This design comes from an exercise in tuning for small area, a short achievable clock period and few clock cycles on the open sky130 flow, not from production work. The RTL was checked by simulation tests, not by an equivalence proof against the original design. Some runs may be left out. An edit can pass the tests and still lose a function that they never use. Power figures rest on the tool's default switching activity, not on a simulated workload.

File: design/flow/config.mk
export PLATFORM = sky130hd
export DESIGN_NAME = mips
export DESIGN_NICKNAME = mips
export VERILOG_FILES = /design/flow/design.v
export SDC_FILE = /design/flow/constraint.sdc
export NUM_CORES = 4
export LEC_CHECK = 0
export CAP_MARGIN = 20
export CORE_MARGIN = 2
export CORE_UTILIZATION = 35
export PLACE_DENSITY = 0.42
export SLEW_MARGIN = 20
File: design/flow/constraint.sdc
create_clock -name core_clock -period 150.0 [get_ports {clk}]
set_input_delay 30.0000 -clock core_clock [delete_from_list [all_inputs] [get_ports {clk}]]
set_output_delay 30.0000 -clock core_clock [all_outputs]
set_load 0.01 [all_outputs]
File: design/flow/standard.sh
#!/bin/bash
# synth_recipe.tcl (not shown) runs the flow's synth.tcl, then flattens the netlist and writes it again
# the make line also repeats each setting of config.mk as NAME=value (left out here)
make -C /OpenROAD-flow-scripts/flow DESIGN_CONFIG=/design/flow/config.mk WORK_HOME=/design/flow/orfs CLKGATE_MAP_FILE= SYNTH_SCRIPT=/design/flow/synth_recipe.tcl "${@:-finish}"
File: design/flow/flow/run.sh
#!/bin/bash
# Layout flow: the standard ORFS flow (standard.sh: unchanged synthesis
# and steps), with knobs the standard flow does not expose:
#  - the I/O ports are buffered with buf_2 instead of the default delay
#    buffer, which is slower and larger;
#  - clock tree synthesis inserts no dummy loads (they only add area);
#  - from clock tree synthesis on, timing repair aims at the period the I/O
#    delays allow (about 31 ns) rather than at the 150 ns clock, so that it
#    works on the paths to and from the ports.
# The constraints (constraint.sdc) are the standard flow's, unchanged. Each step's full
# output is in standard_*.log here and in orfs/logs.
set -euo pipefail
export BUFFER_PORTS_ARGS="-buffer_cell sky130_fd_sc_hd__buf_2"
bash standard.sh synth floorplan place > standard_place.log 2>&1
export CTS_ARGS="-sink_clustering_enable -repair_clock_nets -sink_clustering_size 25 -sink_clustering_max_diameter 90 -dont_use_dummy_load"
export SETUP_SLACK_MARGIN=118.7
bash standard.sh cts route finish > standard_finish.log 2>&1
File: design/flow/design.v
`timescale 1ns / 1ps
module rca #(parameter W = 32) (
	input [W-1:0] a,
	input [W-1:0] b,
	input ci,
	output [W-1:0] s,
	output co
	);
	wire [W:0] c;
	assign c[0] = ci;
	genvar i;
	generate for (i = 0; i < W; i = i + 1) begin : B
		assign s[i] = a[i] ^ b[i] ^ c[i];
		assign c[i+1] = (a[i] & b[i]) | (c[i] & (a[i] ^ b[i]));
	end endgenerate
	assign co = c[W];
endmodule
module inc #(parameter W = 32) (
	input [W-1:0] a,
	input ci,
	output [W-1:0] s
	);
	wire [W:0] c;
	assign c[0] = ci;
	genvar i;
	generate for (i = 0; i < W; i = i + 1) begin : B
		assign s[i] = a[i] ^ c[i];
		assign c[i+1] = a[i] & c[i];
	end endgenerate
endmodule
`timescale 1ns / 1ps
module MDU(
	input clk,
	input reset,
	input start,             
	input [1:0] op,          
	input wr_hi,             
	input wr_lo,             
	input [31:0] a,
	input [31:0] b,
	input [1:0] rsel,        
	output busy,
	output [31:0] rdata
	);
	reg [31:0] acc, mq, md;
	reg [4:0] cnt;
	reg div, sgn, dneg, negq, negr, shrt;
	assign busy = (cnt != 5'd0);
	wire a_neg = ~op[0] & a[31];
	wire [31:0] n_in = rsel[0] ? acc : rsel[1] ? mq : a;
	wire n_en = rsel[0] ? negr : rsel[1] ? negq : a_neg;
	wire [31:0] n_x = n_in ^ {32{n_en}};
	inc #(32) neg(.a(n_x), .ci(n_en), .s(rdata));
	wire b_small = (b[31:16] == 16'h0);
	wire q_small = (rdata[31:16] == 16'h0);
	wire [31:0] m_acc [0:4];
	wire [31:0] m_mq [0:4];
	assign m_acc[0] = acc;
	assign m_mq[0] = mq;
	wire m_last = sgn & (cnt == 5'd1) & ~shrt;
	genvar g;
	generate for (g = 0; g < 4; g = g + 1) begin : MS
		wire sub = (g == 3) & m_last;
		wire [32:0] y = {33{m_mq[g][0]}} & {sgn & md[31], md};
		wire [32:0] s;
		rca #(33) add(.a({sgn & m_acc[g][31], m_acc[g]}), .b(y ^ {33{sub}}), .ci(sub), .s(s), .co());
		assign m_acc[g+1] = s[32:1];
		assign m_mq[g+1] = {s[0], m_mq[g][31:1]};
	end endgenerate
	wire [32:0] x1 = {acc, mq[31]};
	wire [33:0] t1;
	rca #(34) add1(.a({1'b0, x1}), .b({2'b11, md}), .ci(~dneg), .s(t1), .co());
	wire q1 = ~t1[33];
	wire [32:0] x2r = {acc[30:0], mq[31], mq[30]};      
	wire [32:0] x2s = {t1[31:0], mq[30]};               
	wire [33:0] t2r, t2s;
	rca #(34) add2r(.a({1'b0, x2r}), .b({2'b11, md}), .ci(~dneg), .s(t2r), .co());
	rca #(34) add2s(.a({1'b0, x2s}), .b({2'b11, md}), .ci(~dneg), .s(t2s), .co());
	wire q2 = q1 ? ~t2s[33] : ~t2r[33];
	wire [31:0] d_acc = q1 ? (t2s[33] ? x2s[31:0] : t2s[31:0])
	                       : (t2r[33] ? x2r[31:0] : t2r[31:0]);
	wire [31:0] d_mq = {mq[29:0], q1, q2};
	always @(posedge clk) begin
		if (reset) begin
			acc <= 32'b0;
			mq <= 32'b0;
			cnt <= 5'd0;
			negq <= 1'b0;
			negr <= 1'b0;
		end else if (start) begin
			if (!op[1]) begin
				acc <= 32'b0;
				mq <= b;
				md <= a;
				sgn <= ~op[0];
				div <= 1'b0;
				negq <= 1'b0;
				negr <= 1'b0;
				shrt <= b_small;
				cnt <= b_small ? 5'd5 : 5'd8;
			end else if (b != 32'b0) begin
				acc <= 32'b0;
				mq <= q_small ? {rdata[15:0], 16'b0} : rdata;
				md <= b ^ {32{~(~op[0] & b[31])}};
				dneg <= ~op[0] & b[31];
				div <= 1'b1;
				negq <= ~op[0] & (a[31] ^ b[31]);
				negr <= a_neg;
				cnt <= q_small ? 5'd8 : 5'd16;
			end
		end else if (busy) begin
			cnt <= cnt - 5'd1;
			if (div) begin
				acc <= d_acc;
				mq <= d_mq;
			end else if (shrt && cnt == 5'd1) begin
				acc <= {{16{sgn & acc[31]}}, acc[31:16]};
				mq <= {acc[15:0], mq[31:16]};
			end else begin
				acc <= m_acc[4];
				mq <= m_mq[4];
			end
		end else begin
			if (wr_hi) begin
				acc <= a;
				negr <= 1'b0;
			end
			if (wr_lo) begin
				mq <= a;
				negq <= 1'b0;
			end
		end
	end
endmodule
`timescale 1ns / 1ps
module mips(
    input clk,
    input reset,
    output [31:0] i_addr,
    input [31:0] i_rdata,
    output [31:0] d_addr,
    output [31:0] d_wdata,
    output d_we,
    input [31:0] d_rdata,
    output [4:0] w_reg,
    output [31:0] w_data,
    output [31:0] w_pc
    );
	reg [31:0] pc_f;                  
	reg [31:0] ir_x, pc_x;            
	reg        v_x, bd_x;             
	reg [4:0]  m_reg;                 
	reg [31:0] m_res;                 
	reg [14:2] m_pc;
	reg        m_load, m_lsgn, m_ldm, m_ldev;
	reg [1:0]  m_lsz;                 
	reg        m_pst, m_psh;          
	reg [31:0] da_q, dw_q;            
	reg        dwe_q;
	reg [4:0]  w_reg_q;
	reg [31:0] w_data_q;
	reg [14:2] w_pc_q;
	reg [15:10] cp_im;
	reg cp_exl, cp_ie, cp_bd;
	reg [6:2] cp_exc;
	reg [31:2] cp_epc;
	assign i_addr = pc_f;
	assign d_addr = da_q;
	assign d_wdata = dw_q;
	assign d_we = dwe_q;
	assign w_reg = w_reg_q;
	assign w_data = w_data_q;
	assign w_pc = {17'b0, w_pc_q, 2'b00};
	reg rst_q;
	always @(posedge clk) rst_q <= reset;
	wire rst_any = reset | rst_q;
	reg [31:1] rfv;                   
	wire [31:0] w_dec = 32'b1 << w_reg_q;
	wire [32*32-1:0] rf_flat;
	assign rf_flat[31:0] = 32'h0;
	genvar gi;
	generate for (gi = 1; gi < 32; gi = gi + 1) begin : RF
		reg [31:0] q;
		always @(posedge clk)
			if (w_dec[gi]) q <= w_data_q;
		assign rf_flat[gi*32 +: 32] = q;
	end endgenerate
	always @(posedge clk)
		if (rst_q) rfv <= 31'b0;
		else rfv <= rfv | w_dec[31:1];
	wire [5:0] op = ir_x[31:26];
	wire [5:0] fn = ir_x[5:0];
	wire [4:0] rs = ir_x[25:21];
	wire [4:0] rt = ir_x[20:16];
	wire [4:0] rd = ir_x[15:11];
	wire [4:0] sa = ir_x[10:6];
	wire [15:0] imm = ir_x[15:0];
	wire ff_x = (pc_x[1:0] != 2'b00) || (pc_x < 32'h00003000) || (pc_x > 32'h00004ffc);
	wire ex = v_x & ~ff_x;
	wire rtype = ex & (op == 6'h00);
	wire i_sll  = rtype & (fn == 6'h00);
	wire i_srl  = rtype & (fn == 6'h02);
	wire i_sra  = rtype & (fn == 6'h03);
	wire i_sllv = rtype & (fn == 6'h04);
	wire i_srlv = rtype & (fn == 6'h06);
	wire i_srav = rtype & (fn == 6'h07);
	wire i_jr   = rtype & (fn == 6'h08);
	wire i_jalr = rtype & (fn == 6'h09);
	wire i_mfhi = rtype & (fn == 6'h10);
	wire i_mthi = rtype & (fn == 6'h11);
	wire i_mflo = rtype & (fn == 6'h12);
	wire i_mtlo = rtype & (fn == 6'h13);
	wire i_mult = rtype & (fn == 6'h18);
	wire i_multu= rtype & (fn == 6'h19);
	wire i_div  = rtype & (fn == 6'h1a);
	wire i_divu = rtype & (fn == 6'h1b);
	wire i_add  = rtype & (fn == 6'h20);
	wire i_addu = rtype & (fn == 6'h21);
	wire i_sub  = rtype & (fn == 6'h22);
	wire i_subu = rtype & (fn == 6'h23);
	wire i_and  = rtype & (fn == 6'h24);
	wire i_or   = rtype & (fn == 6'h25);
	wire i_xor  = rtype & (fn == 6'h26);
	wire i_nor  = rtype & (fn == 6'h27);
	wire i_slt  = rtype & (fn == 6'h2a);
	wire i_sltu = rtype & (fn == 6'h2b);
	wire i_bltz = ex & (op == 6'h01) & (rt == 5'd0);
	wire i_bgez = ex & (op == 6'h01) & (rt == 5'd1);
	wire i_j    = ex & (op == 6'h02);
	wire i_jal  = ex & (op == 6'h03);
	wire i_beq  = ex & (op == 6'h04);
	wire i_bne  = ex & (op == 6'h05);
	wire i_blez = ex & (op == 6'h06);
	wire i_bgtz = ex & (op == 6'h07);
	wire i_addi = ex & (op == 6'h08);
	wire i_addiu= ex & (op == 6'h09);
	wire i_slti = ex & (op == 6'h0a);
	wire i_sltiu= ex & (op == 6'h0b);
	wire i_andi = ex & (op == 6'h0c);
	wire i_ori  = ex & (op == 6'h0d);
	wire i_xori = ex & (op == 6'h0e);
	wire i_lui  = ex & (op == 6'h0f);
	wire i_cop0 = ex & (op == 6'h10);
	wire i_mfc0 = i_cop0 & (rs == 5'b00000);
	wire i_mtc0 = i_cop0 & (rs == 5'b00100);
	wire i_eret = i_cop0 & ir_x[25] & (fn == 6'h18);
	wire i_lb   = ex & (op == 6'h20);
	wire i_lh   = ex & (op == 6'h21);
	wire i_lw   = ex & (op == 6'h23);
	wire i_lbu  = ex & (op == 6'h24);
	wire i_lhu  = ex & (op == 6'h25);
	wire i_sb   = ex & (op == 6'h28);
	wire i_sh   = ex & (op == 6'h29);
	wire i_sw   = ex & (op == 6'h2b);
	wire shift_c = i_sll | i_srl | i_sra;
	wire shift_v = i_sllv | i_srlv | i_srav;
	wire alu_r = shift_c | shift_v | i_add | i_addu | i_sub | i_subu | i_and | i_or |
	             i_xor | i_nor | i_slt | i_sltu;
	wire alu_i = i_addi | i_addiu | i_slti | i_sltiu | i_andi | i_ori | i_xori | i_lui;
	wire is_load = i_lb | i_lh | i_lw | i_lbu | i_lhu;
	wire is_store = i_sb | i_sh | i_sw;
	wire is_mem = is_load | is_store;
	wire md_start = i_mult | i_multu | i_div | i_divu;
	wire is_md = md_start | i_mfhi | i_mflo | i_mthi | i_mtlo;
	wire is_br = i_beq | i_bne | i_blez | i_bgtz | i_bltz | i_bgez;
	wire is_bj = is_br | i_j | i_jal | i_jr | i_jalr;
	wire known = alu_r | alu_i | is_mem | is_md | is_bj | i_mfc0 | i_mtc0 | i_eret;
	wire ri = ex & ~known;
	wire use_rs = (alu_r & ~shift_c) | (alu_i & ~i_lui) | is_mem | md_start | i_mthi | i_mtlo |
	              is_br | i_jr | i_jalr;
	wire use_rt = alu_r | md_start | is_store | i_beq | i_bne | i_mtc0;
	wire [4:0] dst = (alu_r | i_mfhi | i_mflo | i_jalr) ? rd :
	                 (alu_i | is_load | i_mfc0) ? rt :
	                 i_jal ? 5'd31 : 5'd0;
	wire [31:0] dec_rs = 32'b1 << rs;
	wire [31:0] dec_rt = 32'b1 << rt;
	wire fm_rs = (m_reg == rs) && (rs != 5'd0);
	wire fm_rt = (m_reg == rt) && (rt != 5'd0);
	wire fw_rs = |(w_dec[31:1] & dec_rs[31:1]);
	wire fw_rt = |(w_dec[31:1] & dec_rt[31:1]);
	wire [31:1] sel_rs = dec_rs[31:1] & rfv & {31{~fm_rs & ~fw_rs}};
	wire [31:1] sel_rt = dec_rt[31:1] & rfv & {31{~fm_rt & ~fw_rt}};
	reg [31:0] va, vb;
	integer r;
	always @* begin
		va = ({32{fm_rs}} & m_res) | ({32{fw_rs & ~fm_rs}} & w_data_q);
		vb = ({32{fm_rt}} & m_res) | ({32{fw_rt & ~fm_rt}} & w_data_q);
		for (r = 1; r < 32; r = r + 1) begin
			va = va | ({32{sel_rs[r]}} & rf_flat[r*32 +: 32]);
			vb = vb | ({32{sel_rt[r]}} & rf_flat[r*32 +: 32]);
		end
	end
	wire sext = i_addi | i_addiu | i_slti | i_sltiu | is_mem;
	wire [31:0] immx = {{16{sext & imm[15]}}, imm};
	wire use_imm = alu_i | is_mem;
	wire [31:0] bo = use_imm ? immx : vb;
	wire [32:0] sum, dif;
	rca #(32) add_s(.a(va), .b(bo), .ci(1'b0), .s(sum[31:0]), .co(sum[32]));
	rca #(32) add_d(.a(va), .b(~bo), .ci(1'b1), .s(dif[31:0]), .co(dif[32]));
	wire ovf_add = (va[31] == bo[31]) & (sum[31] != va[31]);
	wire ovf_sub = (va[31] != bo[31]) & (dif[31] != va[31]);
	wire lt_s = (va[31] != bo[31]) ? va[31] : dif[31];
	wire lt_u = ~dif[32];
	wire [4:0] shamt = shift_v ? va[4:0] : sa;
	wire sh_left = i_sll | i_sllv;
	wire sh_arith = i_sra | i_srav;
	reg [31:0] sh_in, sh_out;
	integer k;
	always @* begin
		for (k = 0; k < 32; k = k + 1) sh_in[k] = sh_left ? vb[31-k] : vb[k];
	end
	wire [63:0] sh_ext = {{32{sh_arith & vb[31]}}, sh_in};
	wire [31:0] sh_r = sh_ext >> shamt;
	always @* begin
		for (k = 0; k < 32; k = k + 1) sh_out[k] = sh_left ? sh_r[31-k] : sh_r[k];
	end
	wire md_busy;
	wire [31:0] md_rd;
	wire x_go;       
	MDU MDU(
		.clk(clk),
		.reset(rst_q),
		.start(x_go & md_start),
		.op({i_div | i_divu, i_multu | i_divu}),
		.wr_hi(x_go & i_mthi),
		.wr_lo(x_go & i_mtlo),
		.a(va),
		.b(vb),
		.rsel({i_mflo, i_mfhi}),
		.busy(md_busy),
		.rdata(md_rd)
	);
	reg [31:0] cp_rd;
	always @* begin
		case (rd)
			5'd12: cp_rd = {16'b0, cp_im, 8'b0, cp_exl, cp_ie};
			5'd13: cp_rd = {cp_bd, 15'b0, 6'b0, 3'b0, cp_exc, 2'b00};
			5'd14: cp_rd = {cp_epc, 2'b00};
			5'd15: cp_rd = 32'h66666666;
			default: cp_rd = 32'h0;
		endcase
	end
	wire [14:2] link = pc_x[14:2] + 13'd2;
	wire [31:0] res =
		({32{i_add | i_addu | i_addi | i_addiu}} & sum[31:0]) |
		({32{i_sub | i_subu}} & dif[31:0]) |
		({32{i_and | i_andi}} & (va & bo)) |
		({32{i_or | i_ori}} & (va | bo)) |
		({32{i_xor | i_xori}} & (va ^ bo)) |
		({32{i_nor}} & ~(va | bo)) |
		({32{i_lui}} & {imm, 16'h0}) |
		({32{i_slt | i_slti}} & {31'b0, lt_s}) |
		({32{i_sltu | i_sltiu}} & {31'b0, lt_u}) |
		({32{shift_c | shift_v}} & sh_out) |
		({32{i_jal | i_jalr}} & {17'b0, link, 2'b00}) |
		({32{i_mfhi | i_mflo}} & md_rd) |
		({32{i_mfc0}} & cp_rd);
	wire a_zero = (va == 32'h0);
	wire eq = (dif[31:0] == 32'h0);
	wire taken = (i_beq & eq) | (i_bne & ~eq) | (i_blez & (va[31] | a_zero)) |
	             (i_bgtz & ~va[31] & ~a_zero) | (i_bltz & va[31]) | (i_bgez & ~va[31]);
	wire [31:2] btarget, pc_f4;
	rca #(30) add_b(.a(pc_x[31:2]), .b({{14{imm[15]}}, imm}), .ci(1'b1), .s(btarget), .co());
	inc #(30) inc_f(.a(pc_f[31:2]), .ci(1'b1), .s(pc_f4));
	wire [31:0] npc = (i_jr | i_jalr) ? va :
	                  (i_j | i_jal) ? {pc_x[31:28], ir_x[25:0], 2'b00} :
	                  taken ? {btarget, 2'b00} :
	                  {pc_f4, pc_f[1:0]};
	wire [31:0] ea = sum[31:0];
	wire dm_hit = (ea[31:14] == 18'h0) && (ea[13:12] != 2'b11);
	wire dev0 = (ea[31:4] == 28'h00007f0) && (ea[3:2] != 2'b11);
	wire dev1 = (ea[31:4] == 28'h00007f1) && (ea[3:2] != 2'b11);
	wire dev = dev0 | dev1;
	wire cnt_hit = (ea[31:5] == 27'h00003f8) && (ea[3:2] == 2'b10);
	wire ld_hb = i_lh | i_lhu | i_lb | i_lbu;
	wire adel = (i_lw & (ea[1:0] != 2'b00)) | ((i_lh | i_lhu) & ea[0]) | (ld_hb & dev) |
	            (is_load & ~(dm_hit | dev));
	wire ades = (i_sw & (ea[1:0] != 2'b00)) | (i_sh & ea[0]) | ((i_sh | i_sb) & dev) |
	            (is_store & ~(dm_hit | dev)) | (is_store & cnt_hit);
	wire ov = (i_add | i_sub | i_addi) & (ovf_add | ovf_sub);
	wire [6:2] exc = (v_x & ff_x) ? 5'd4 : ri ? 5'd10 : ov ? 5'd12 : adel ? 5'd4 : ades ? 5'd5 : 5'd0;
	wire ld_haz = m_load && (m_reg != 5'd0) &&
	              ((use_rs && (rs == m_reg)) || (use_rt && (rt == m_reg)));
	wire md_haz = md_busy & (i_mfhi | i_mflo | i_mthi | i_mtlo |
	                         ((i_div | i_divu) & (vb == 32'h0)));
	wire st_haz = m_pst & is_mem;
	wire stall = ld_haz | md_haz | st_haz;
	wire exc_take = (exc != 5'd0) & ~cp_exl & ~stall;
	assign x_go = ex & ~stall & ~exc_take;
	wire eret_go = x_go & i_eret;
	wire flush = exc_take | eret_go;
	always @(posedge clk) begin
		if (rst_q) begin
			pc_f <= 32'h00003000;
			v_x <= 1'b0;
			bd_x <= 1'b0;
		end else begin
			if (exc_take) pc_f <= 32'h00004180;
			else if (eret_go) pc_f <= {cp_epc, 2'b00};
			else if (!stall) pc_f <= npc;
			if (!stall) begin
				pc_x <= pc_f;
				bd_x <= is_bj;
			end
			v_x <= flush ? 1'b0 : stall ? v_x : 1'b1;
		end
	end
	always @(posedge clk)
		if (!stall) ir_x <= i_rdata;
	wire [31:0] pmerge;
	assign pmerge[7:0]   = (m_psh ? ~da_q[1] : (da_q[1:0] == 2'd0)) ? dw_q[7:0] : d_rdata[7:0];
	assign pmerge[15:8]  = (m_psh ? ~da_q[1] : (da_q[1:0] == 2'd1)) ? (m_psh ? dw_q[15:8] : dw_q[7:0]) : d_rdata[15:8];
	assign pmerge[23:16] = (m_psh ? da_q[1] : (da_q[1:0] == 2'd2)) ? dw_q[7:0] : d_rdata[23:16];
	assign pmerge[31:24] = (m_psh ? da_q[1] : (da_q[1:0] == 2'd3)) ? (m_psh ? dw_q[15:8] : dw_q[7:0]) : d_rdata[31:24];
	wire m_in = x_go;    
	always @(posedge clk) begin
		if (rst_q) begin
			m_reg <= 5'd0;
			m_load <= 1'b0;
			m_pst <= 1'b0;
		end else begin
			m_reg <= m_in ? dst : 5'd0;
			m_load <= m_in & is_load;
			m_pst <= m_in & (i_sb | i_sh) & dm_hit;
		end
		if (rst_any) dwe_q <= 1'b0;
		else dwe_q <= m_pst | (m_in & i_sw & dm_hit);
	end
	always @(posedge clk) begin
		m_res <= res;
		m_pc <= pc_x[14:2];
		m_lsz <= {i_lb | i_lbu, i_lh | i_lhu};
		m_lsgn <= i_lb | i_lh;
		m_ldm <= dm_hit;
		m_ldev <= dev;
		m_psh <= i_sh;
		if (m_in & is_mem) da_q <= ea;
		if (m_pst) dw_q <= pmerge;
		else if (m_in & is_store) dw_q <= vb;
	end
	reg [31:0] ldv;
	always @* begin
		case (m_lsz)
			2'd1: ldv = da_q[1] ? {{16{m_lsgn & d_rdata[31]}}, d_rdata[31:16]}
			                   : {{16{m_lsgn & d_rdata[15]}}, d_rdata[15:0]};
			2'd2: case (da_q[1:0])
				2'd0: ldv = {{24{m_lsgn & d_rdata[7]}}, d_rdata[7:0]};
				2'd1: ldv = {{24{m_lsgn & d_rdata[15]}}, d_rdata[15:8]};
				2'd2: ldv = {{24{m_lsgn & d_rdata[23]}}, d_rdata[23:16]};
				default: ldv = {{24{m_lsgn & d_rdata[31]}}, d_rdata[31:24]};
			endcase
			default: ldv = d_rdata;
		endcase
		if (!m_ldm) ldv = m_ldev ? 32'h0 : 32'h33333333;
	end
	wire [31:0] m_val = m_load ? ldv : m_res;
	always @(posedge clk) begin
		if (rst_any) w_reg_q <= 5'd0;
		else w_reg_q <= m_reg;
		w_pc_q <= m_pc;
		w_data_q <= m_val;
	end
	always @(posedge clk) begin
		if (rst_q) begin
			cp_im <= 6'b0;
			cp_exl <= 1'b0;
			cp_ie <= 1'b0;
			cp_bd <= 1'b0;
			cp_exc <= 5'b0;
			cp_epc <= 30'b0;
		end else begin
			if (exc_take) begin
				cp_epc <= bd_x ? pc_x[31:2] - 30'd1 : pc_x[31:2];
				cp_exl <= 1'b1;
				cp_exc <= exc;
				cp_bd <= bd_x;
			end else if (x_go & i_mtc0) begin
				if (rd == 5'd12) begin
					cp_im <= vb[15:10];
					cp_exl <= vb[1];
					cp_ie <= vb[0];
				end
				if (rd == 5'd14) cp_epc <= vb[31:2];
			end
			if (eret_go) cp_exl <= 1'b0;
		end
	end
endmodule
==> run_1/placement_by_type.png <==
Fill, decap, tap and diode cells in gray.
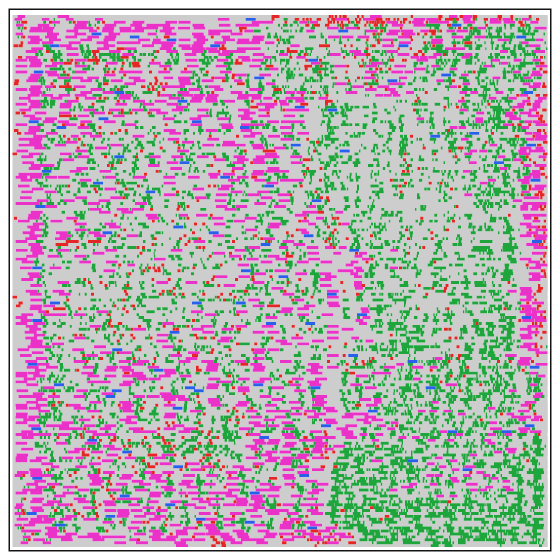
| class | color | cells |
|---|---|---|
| flops | magenta | 1,445 |
| other buffers and delay cells | red | 918 |
| combinational and other logic | green | 6,324 |
| clock drivers | blue | 99 |

==> run_1/wires.png <==
Bar = 200 um.
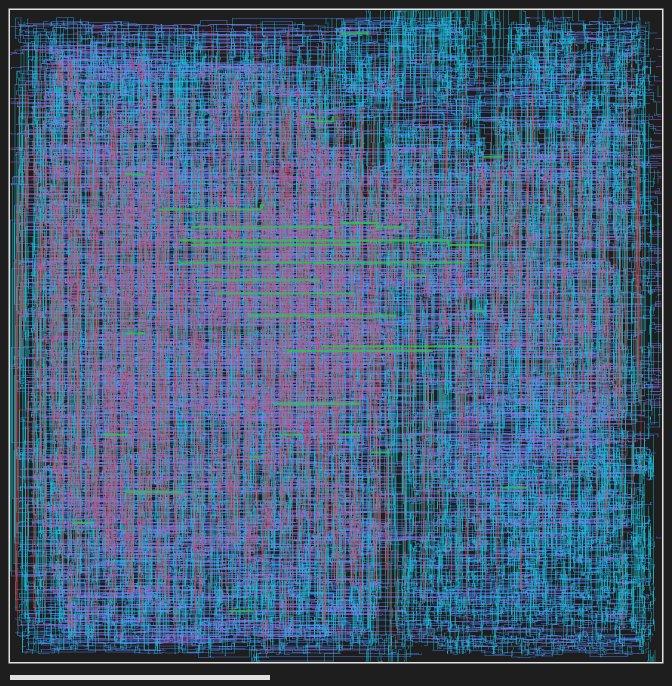
| layer | color | wire length |
|---|---|---|
| metal 3 | purple | 96.6 mm |
| metal 2 | cyan | 283 mm |
| metal 5 | green | 1,710 um |
| metal 1 | blue | 227 mm |
| metal 4 | red | 90.4 mm |

==> run notes, run 1 <==
status complete, but fails checks; violated checks max-capacitance violations, max-slew violations; commonest cells after routing, fill and taps aside 1,156 x edfxtp_1, 783 x nand2_1, 649 x buf_4, 528 x nor2_1, 445 x a21oi_1; Yosys top cell area share 39.9%; CTS tree yes; synth cell count leaders 1,156 x edfxtp_1, 786 x nand2_1, 569 x nor2_1; final core utilization 40.5%; post-DP HPWL 482,000 um; Mapped Cells 8,464; M2 GR Usage 75.3%; Worst Skew 0.163 ns; setup bufs post-CTS 79; mux cell area share after synthesis 2.17%; Syn Area/Cell 10.3 um2; crit path capture type output port; Placement Setup Slack 117.15 ns; CTS buffer count 99; max-cap violations 1; DR top layer met5; Cell Chain, Critical Path buf_6; FF-to-FF path depth 59; PnR worst setup slack 118.35 ns; sequential fraction of total cell area 40.8%; PwrDens 10.5 mW/mm2; Slew Limit Fails 9; slowest stage delay, CP 0.60 ns; invs w/o clock 391; vias post-DR 93,360; most common cell after layout, fill and taps aside edfxtp_1; overall routing resource usage 55.1%; Synth Area in Adders 9.07%; kind of critical path flop to output port; post-CTS resize count 162; WP data required 120.00 ns; Rel. slew slack -7.71%; Core Region 0.246 mm2; count of non-CTS buffers in the layout 918; Clock-cell share 2.48%; WP data arrival 1.65 ns; Synth Area in Compound Gates 20.3%; Placed Area 0.0946 mm2; met1 WL 227,000 um; Met2 Wirelength 283,000 um; final count of negative-setup-slack endpoints 0; DRC Markers 0; GR peak layer met2; Design Power 1050 uW
Testbench counts for the RTL of run 1, summed over its fixed seeds: cycles 132,183.
==> run_1/flops_by_reg.png <==
Bar = 200 um. Other sequential cells in the stronger gray, the rest of the logic in the fainter gray.
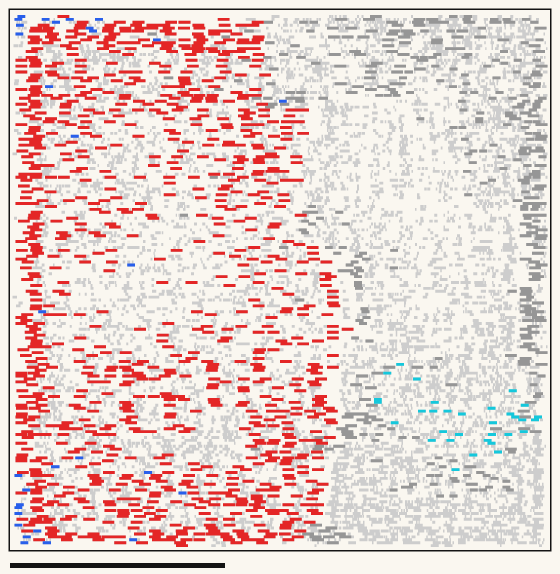
| netlist name | color | flops |
|---|---|---|
| RF.q | red | 992 |
| rfv | blue | 31 |
| MDU.mq | cyan | 32 |
not colored: 390

==> run_1/io_fan.png <==
Bar = 200 um.
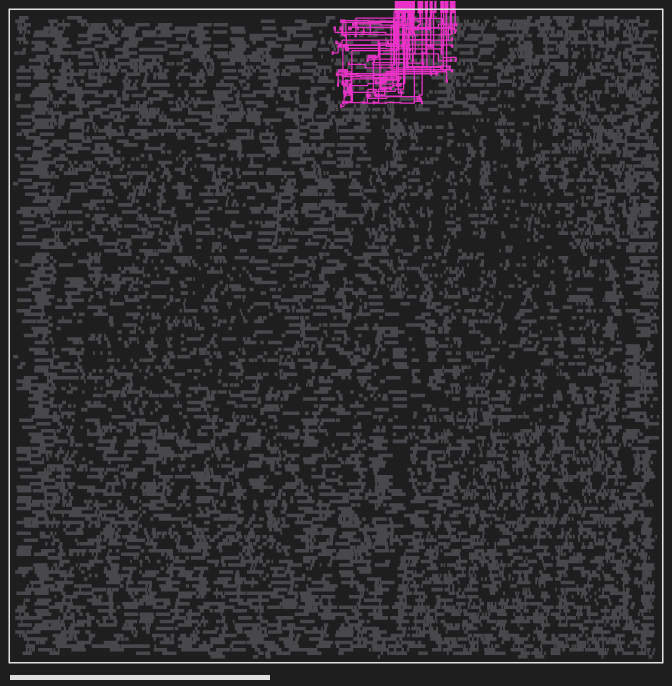
| port | color | direction | end cells | buffers | wire |
|---|---|---|---|---|---|
| d_rdata | magenta | input | 84 | 32 | 3,690 um |

==> run_1/clocks.png <==
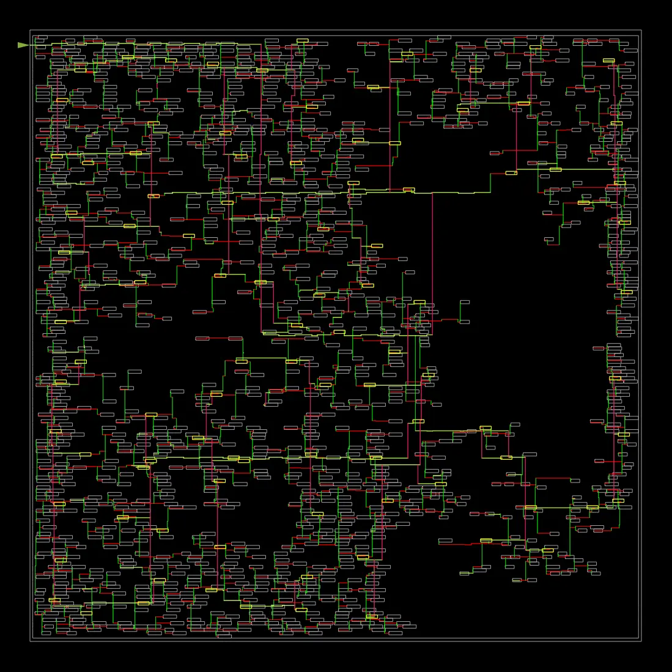

## Run 2: what changed since run 1
--- a/design/flow/design.v
+++ b/design/flow/design.v
@@ -149,6 +149,7 @@
 	reg [31:0] pc_f;                  
 	reg [31:0] ir_x, pc_x;            
 	reg        v_x, bd_x;             
+	reg        pe_x;                  
 	reg [4:0]  m_reg;                 
 	reg [31:0] m_res;                 
 	reg [14:2] m_pc;
@@ -387,8 +388,12 @@
 	wire stall = ld_haz | md_haz | st_haz;
 	wire exc_take = (exc != 5'd0) & ~cp_exl & ~stall;
 	assign x_go = ex & ~stall & ~exc_take;
-	wire eret_go = x_go & i_eret;
+	wire eret_go = x_go & i_eret & ~pe_x;
 	wire flush = exc_take | eret_go;
+	wire ff_f = (pc_f[1:0] != 2'b00) || (pc_f < 32'h00003000) || (pc_f > 32'h00004ffc);
+	wire [31:2] epc_nx = (i_mtc0 && rd == 5'd14) ? vb[31:2] : cp_epc;
+	wire f_ok = ~ff_f & ~stall & ~flush & ~is_bj;
+	wire f_eret = (i_rdata[31:26] == 6'h10) & i_rdata[25] & (i_rdata[5:0] == 6'h18);
 	always @(posedge clk) begin
 		if (rst_q) begin
 			pc_f <= 32'h00003000;
@@ -397,12 +402,14 @@
 		end else begin
 			if (exc_take) pc_f <= 32'h00004180;
 			else if (eret_go) pc_f <= {cp_epc, 2'b00};
+			else if (f_ok & f_eret) pc_f <= {epc_nx, 2'b00};
 			else if (!stall) pc_f <= npc;
 			if (!stall) begin
 				pc_x <= pc_f;
 				bd_x <= is_bj;
 			end
 			v_x <= flush ? 1'b0 : stall ? v_x : 1'b1;
+			if (!stall) pe_x <= f_ok & f_eret;
 		end
 	end
 	always @(posedge clk)
@@ -482,7 +489,7 @@
 				end
 				if (rd == 5'd14) cp_epc <= vb[31:2];
 			end
-			if (eret_go) cp_exl <= 1'b0;
+			if (x_go & i_eret) cp_exl <= 1'b0;
 		end
 	end
 endmodule
==> run_2/clocks.png <==
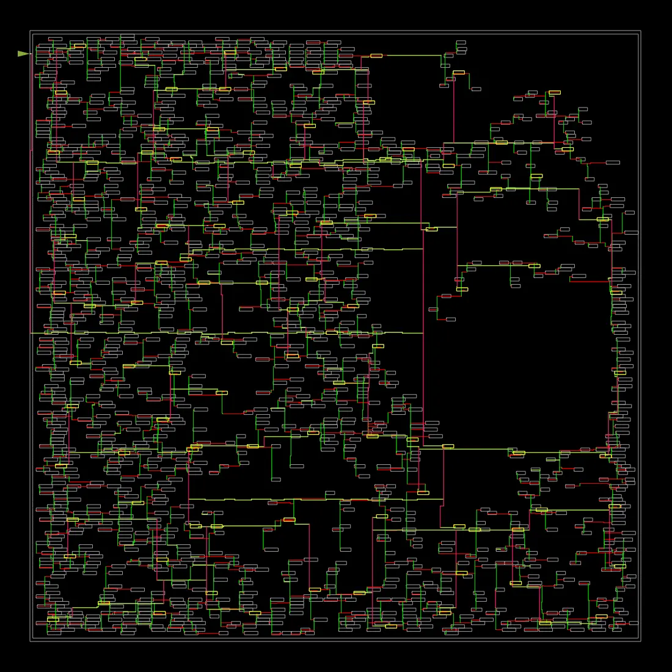
clock-net power: 277 uW
later-pin clock latency in the skew report: 0.94 ns
CTS buffer count: 103
FF+latch count: 1,446

==> run_2/flops_by_reg.png <==
Bar = 100 um. Other sequential cells in the stronger gray, the rest of the logic in the fainter gray.
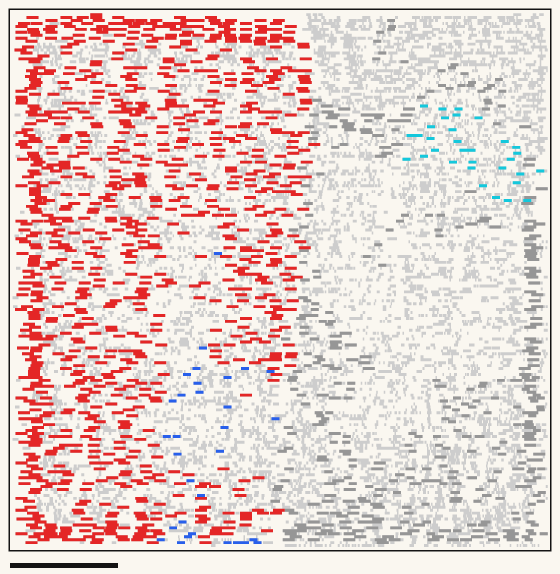
final core utilization: 41.3%
P_seq: 445 uW
sequential fraction of total cell area: 40.6%
FF/Latch Area: 0.0408 mm2

==> run 2 against run 1 <==
  * Now clean on timing, DRC and antenna
  * Combinational power is 13% lower
  * Clock power is 3% higher
  * Sequential share of layout area fell by 0.14 points
  * Critical endpoint is now d_wdata[22]
  * Largest power group unchanged
  * Highest routed layer unchanged
==> run notes, run 2 <==
Rel. slew slack 10.8% (was -7.71%); Yosys top cell area share 40.7% (was 39.9%); Slew Limit Fails 0 (was 9); WP data required 120.00 ns (about the same); Synth Area in Compound Gates 20.8% (was 20.3%); Worst Skew 0.182 ns (was 0.163 ns); crit path capture type output port (unchanged); commonest cells after routing, fill and taps aside 1,157 x edfxtp_1, 681 x nand2_1, 678 x buf_4, 591 x nor2_1, 514 x a22oi_1 (was 1,156 x edfxtp_1, 783 x nand2_1, 649 x buf_4, 528 x nor2_1, 445 x a21oi_1); synth cell count leaders 1,157 x edfxtp_1, 688 x nand2_1, 639 x nor2_1 (was 1,156 x edfxtp_1, 786 x nand2_1, 569 x nor2_1); mux cell area share after synthesis 1.92% (was 2.17%); Clock-cell share 2.57% (was 2.48%); met1 WL 226,000 um (was 227,000 um); GR peak layer met2 (unchanged); CTS tree yes (unchanged); vias post-DR 91,993 (was 93,360); Placement Setup Slack 116.77 ns (was 117.15 ns); Met2 Wirelength 272,000 um (was 283,000 um); Syn Area/Cell 10.5 um2 (was 10.3 um2); PnR worst setup slack 118.28 ns (was 118.35 ns); setup bufs post-CTS 136 (was 79); status timing/DRC/antenna clean (was complete, but fails checks); count of non-CTS buffers in the layout 986 (was 918); slowest stage delay, CP 0.62 ns (was 0.60 ns); Synth Area in Adders 9.24% (was 9.07%); Cell Chain, Critical Path buf_2 (was buf_6); max-cap violations 0 (was 1); Placed Area 0.0935 mm2 (was 0.0946 mm2); overall routing resource usage 53.4% (was 55.1%); M2 GR Usage 73.0% (was 75.3%); Mapped Cells 8,146 (was 8,464); final count of negative-setup-slack endpoints 0 (unchanged); most common cell after layout, fill and taps aside edfxtp_1 (unchanged); kind of critical path flop to output port (unchanged); post-DP HPWL 456,000 um (was 482,000 um); DR top layer met5 (unchanged); WP data arrival 1.72 ns (was 1.65 ns)
Testbench counts for the RTL of run 2, summed over its fixed seeds: cycles 131,653.
==> run_2/io_fan.png <==
Bar = 100 um.
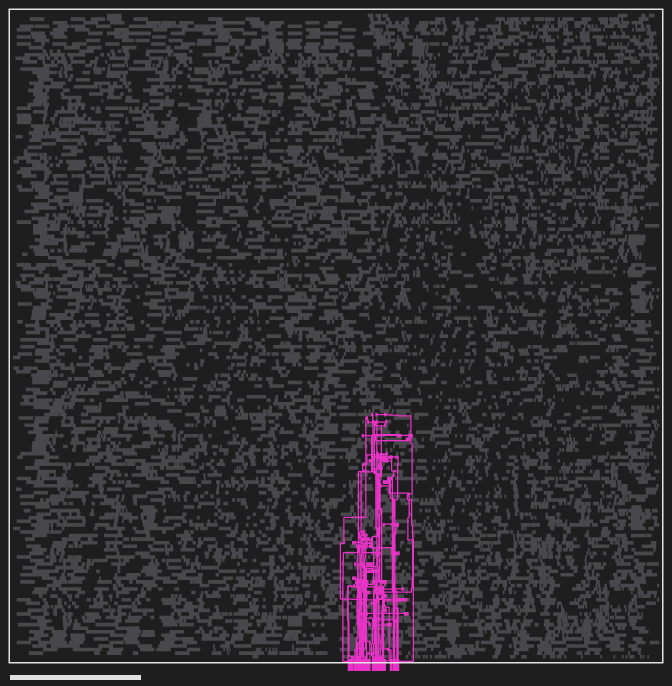
I/O Pins: 232
I/O Buffers: 212

==> run_2/placement_by_type.png <==
Fill, decap, tap and diode cells in gray.
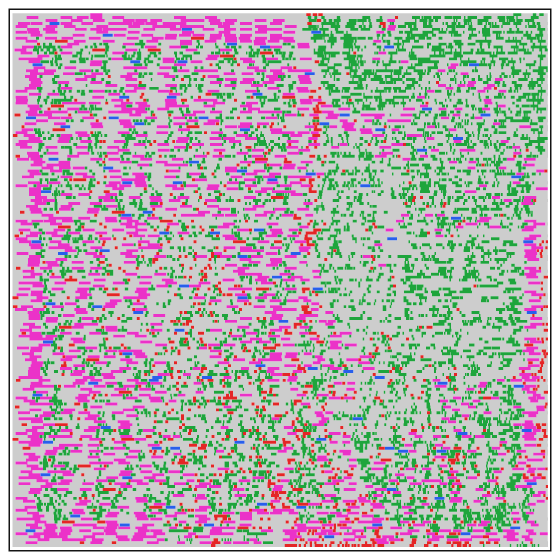
| class | color | cells |
|---|---|---|
| clock drivers | blue | 103 |
| other buffers and delay cells | red | 986 |
| combinational and other logic | green | 6,061 |
| flops | magenta | 1,446 |
Core Region: 0.243 mm2
site row count: 181
post-route cell area: 0.100 mm2

## Run 3: what changed since run 2
--- a/design/flow/flow/run.sh
+++ b/design/flow/flow/run.sh
@@ -4,6 +4,7 @@
 #  - the I/O ports are buffered with buf_2 instead of the default delay
 #    buffer, which is slower and larger;
 #  - clock tree synthesis inserts no dummy loads (they only add area);
+#  - up to 12 rounds of antenna repair after detailed routing instead of 5;
 #  - from clock tree synthesis on, timing repair aims at the period the I/O
 #    delays allow (about 31 ns) rather than at the 150 ns clock, so that it
 #    works on the paths to and from the ports.
@@ -11,6 +12,7 @@
 # output is in standard_*.log here and in orfs/logs.
 set -euo pipefail
 export BUFFER_PORTS_ARGS="-buffer_cell sky130_fd_sc_hd__buf_2"
+export MAX_REPAIR_ANTENNAS_ITER_DRT=12
 bash standard.sh synth floorplan place > standard_place.log 2>&1
 export CTS_ARGS="-sink_clustering_enable -repair_clock_nets -sink_clustering_size 25 -sink_clustering_max_diameter 90 -dont_use_dummy_load"
 export SETUP_SLACK_MARGIN=118.7
==> design/flow/config.mk (replaced) <==
export PLATFORM = sky130hd
export DESIGN_NAME = mips
export DESIGN_NICKNAME = mips
export VERILOG_FILES = /design/flow/design.v
export SDC_FILE = /design/flow/constraint.sdc
export NUM_CORES = 4
export LEC_CHECK = 0
export CAP_MARGIN = 40
export CORE_MARGIN = 2
export CORE_UTILIZATION = 35
export PLACE_DENSITY = 0.42
export SLEW_MARGIN = 40
==> run_3/placement_by_type.png <==
Fill, decap, tap and diode cells in gray.
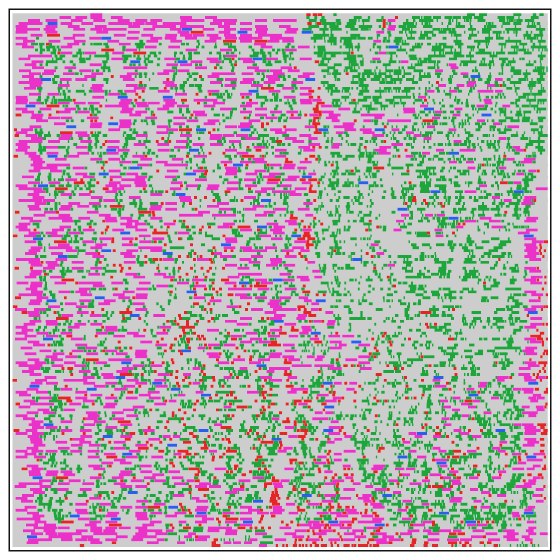
| class | color | cells |
|---|---|---|
| combinational and other logic | green | 6,062 |
| clock drivers | blue | 105 |
| flops | magenta | 1,446 |
| other buffers and delay cells | red | 1,006 |

==> run_3/wires.png <==
Bar = 100 um.
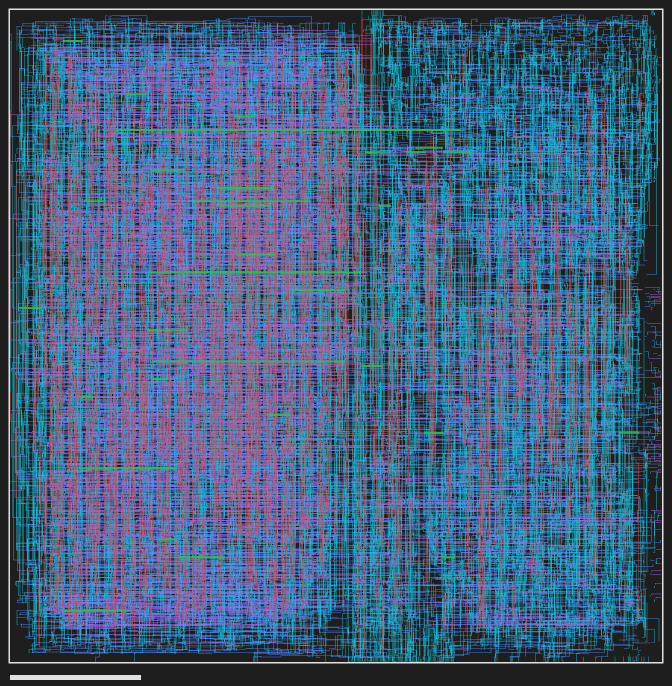
Post-Route WL: 679,000 um
overall routing resource usage: 53.3%
wire per inst: 56.4 um
vias post-DR: 92,954

==> run 3 against run 2 <==
  * Still clean
  * Via count increased by 1.0%
  * Clock-buffer cell count increased by 2
  * Cell count increased by 0.20%
  * Largest cell class unchanged
  * Largest power group unchanged
==> run notes, run 3 <==
most common cell after layout, fill and taps aside edfxtp_1 (unchanged); GR peak layer met2 (unchanged); met1 WL 225,000 um (was 226,000 um); FF+latch count 1,446 (unchanged); clock-net power 279 uW (was 277 uW); Mapped Cells 8,146 (unchanged); Met2 Wirelength 272,000 um (about the same); Synth Area in Adders 9.24% (unchanged); setup bufs post-CTS 131 (was 136); slowest stage delay, CP 0.62 ns (about the same); M2 GR Usage 73.0% (about the same); crit path capture type output port (unchanged); DR top layer met5 (unchanged); Core Region 0.243 mm2 (unchanged); CTS tree yes (unchanged); commonest cells after routing, fill and taps aside 1,157 x edfxtp_1, 677 x nand2_1, 670 x buf_4, 587 x nor2_1, 514 x a22oi_1 (was 1,157 x edfxtp_1, 681 x nand2_1, 678 x buf_4, 591 x nor2_1, 514 x a22oi_1); post-DP HPWL 457,000 um (was 456,000 um); Cell Chain, Critical Path buf_2 (unchanged); Syn Area/Cell 10.5 um2 (unchanged); Placed Area 0.0940 mm2 (was 0.0935 mm2); P_seq 445 uW (about the same); Worst Skew 0.168 ns (was 0.182 ns); I/O Pins 232 (unchanged); Placement Setup Slack 116.80 ns (was 116.77 ns); status timing/DRC/antenna clean (unchanged); max-cap violations 0 (unchanged); Yosys top cell area share 40.7% (unchanged)
==> run_3/flops_by_reg.png <==
Bar = 100 um. Other sequential cells in the stronger gray, the rest of the logic in the fainter gray.
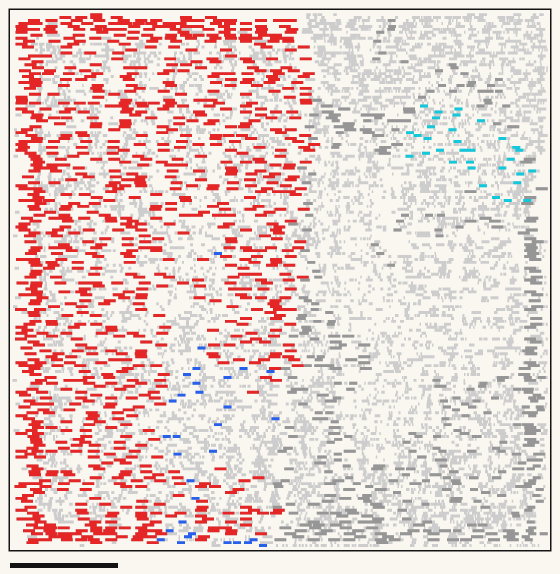
| netlist name | color | flops |
|---|---|---|
| RF.q | red | 992 |
| MDU.mq | cyan | 32 |
| rfv | blue | 31 |
final core utilization: 41.6%
FF/Latch Area: 0.0408 mm2
sequential fraction of total cell area: 40.4%

==> run_3/io_fan.png <==
Bar = 100 um.
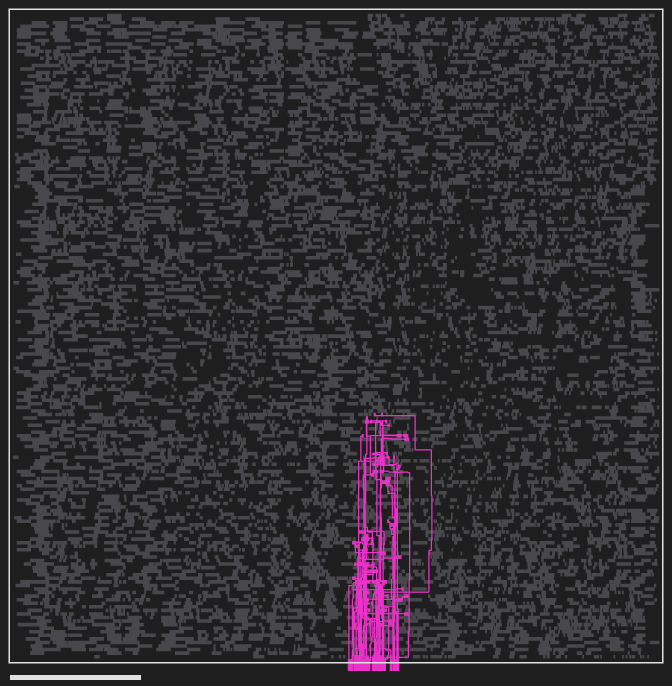
| port | color | direction | end cells | buffers | wire |
|---|---|---|---|---|---|
| d_rdata | magenta | input | 84 | 32 | 4,550 um |

## re-timing with driven ports
The results above use ideal ports. As a check the final layouts listed here were re-extracted and re-timed, cells and wires unchanged. Step 1 (the two cells are an assumption about what drives the block):
set clk [get_ports {clk}]
set_driving_cell -lib_cell sky130_fd_sc_hd__clkbuf_16 $clk
set_driving_cell -lib_cell sky130_fd_sc_hd__buf_2 [delete_from_list [all_inputs] $clk]
Step 2 moves the port delays by t, midway between the first and last clock arrival at a register: inputs arrive t later, outputs are due t later. That takes back most of the time a late clock gives input paths. a / b / c = ideal ports / drivers / drivers and shift; a / b = the first two.
run	t, ns	setup slack, ns	hold WS [ns]	worst setup path after step 2
run 1	0.925	118.348 / 118.234 / 117.935	0.324 / 0.324 / 0.324	input to register
run 2	0.950	118.276 / 118.170 / 117.833	0.324 / 0.324 / 0.324	input to register
run 3	0.938	118.348 / 118.237 / 117.854	0.329 / 0.329 / 0.329	input to register
The setup slack of run 3, which loses most, moves by -0.111 ns with the drivers and by -0.494 ns with both steps.
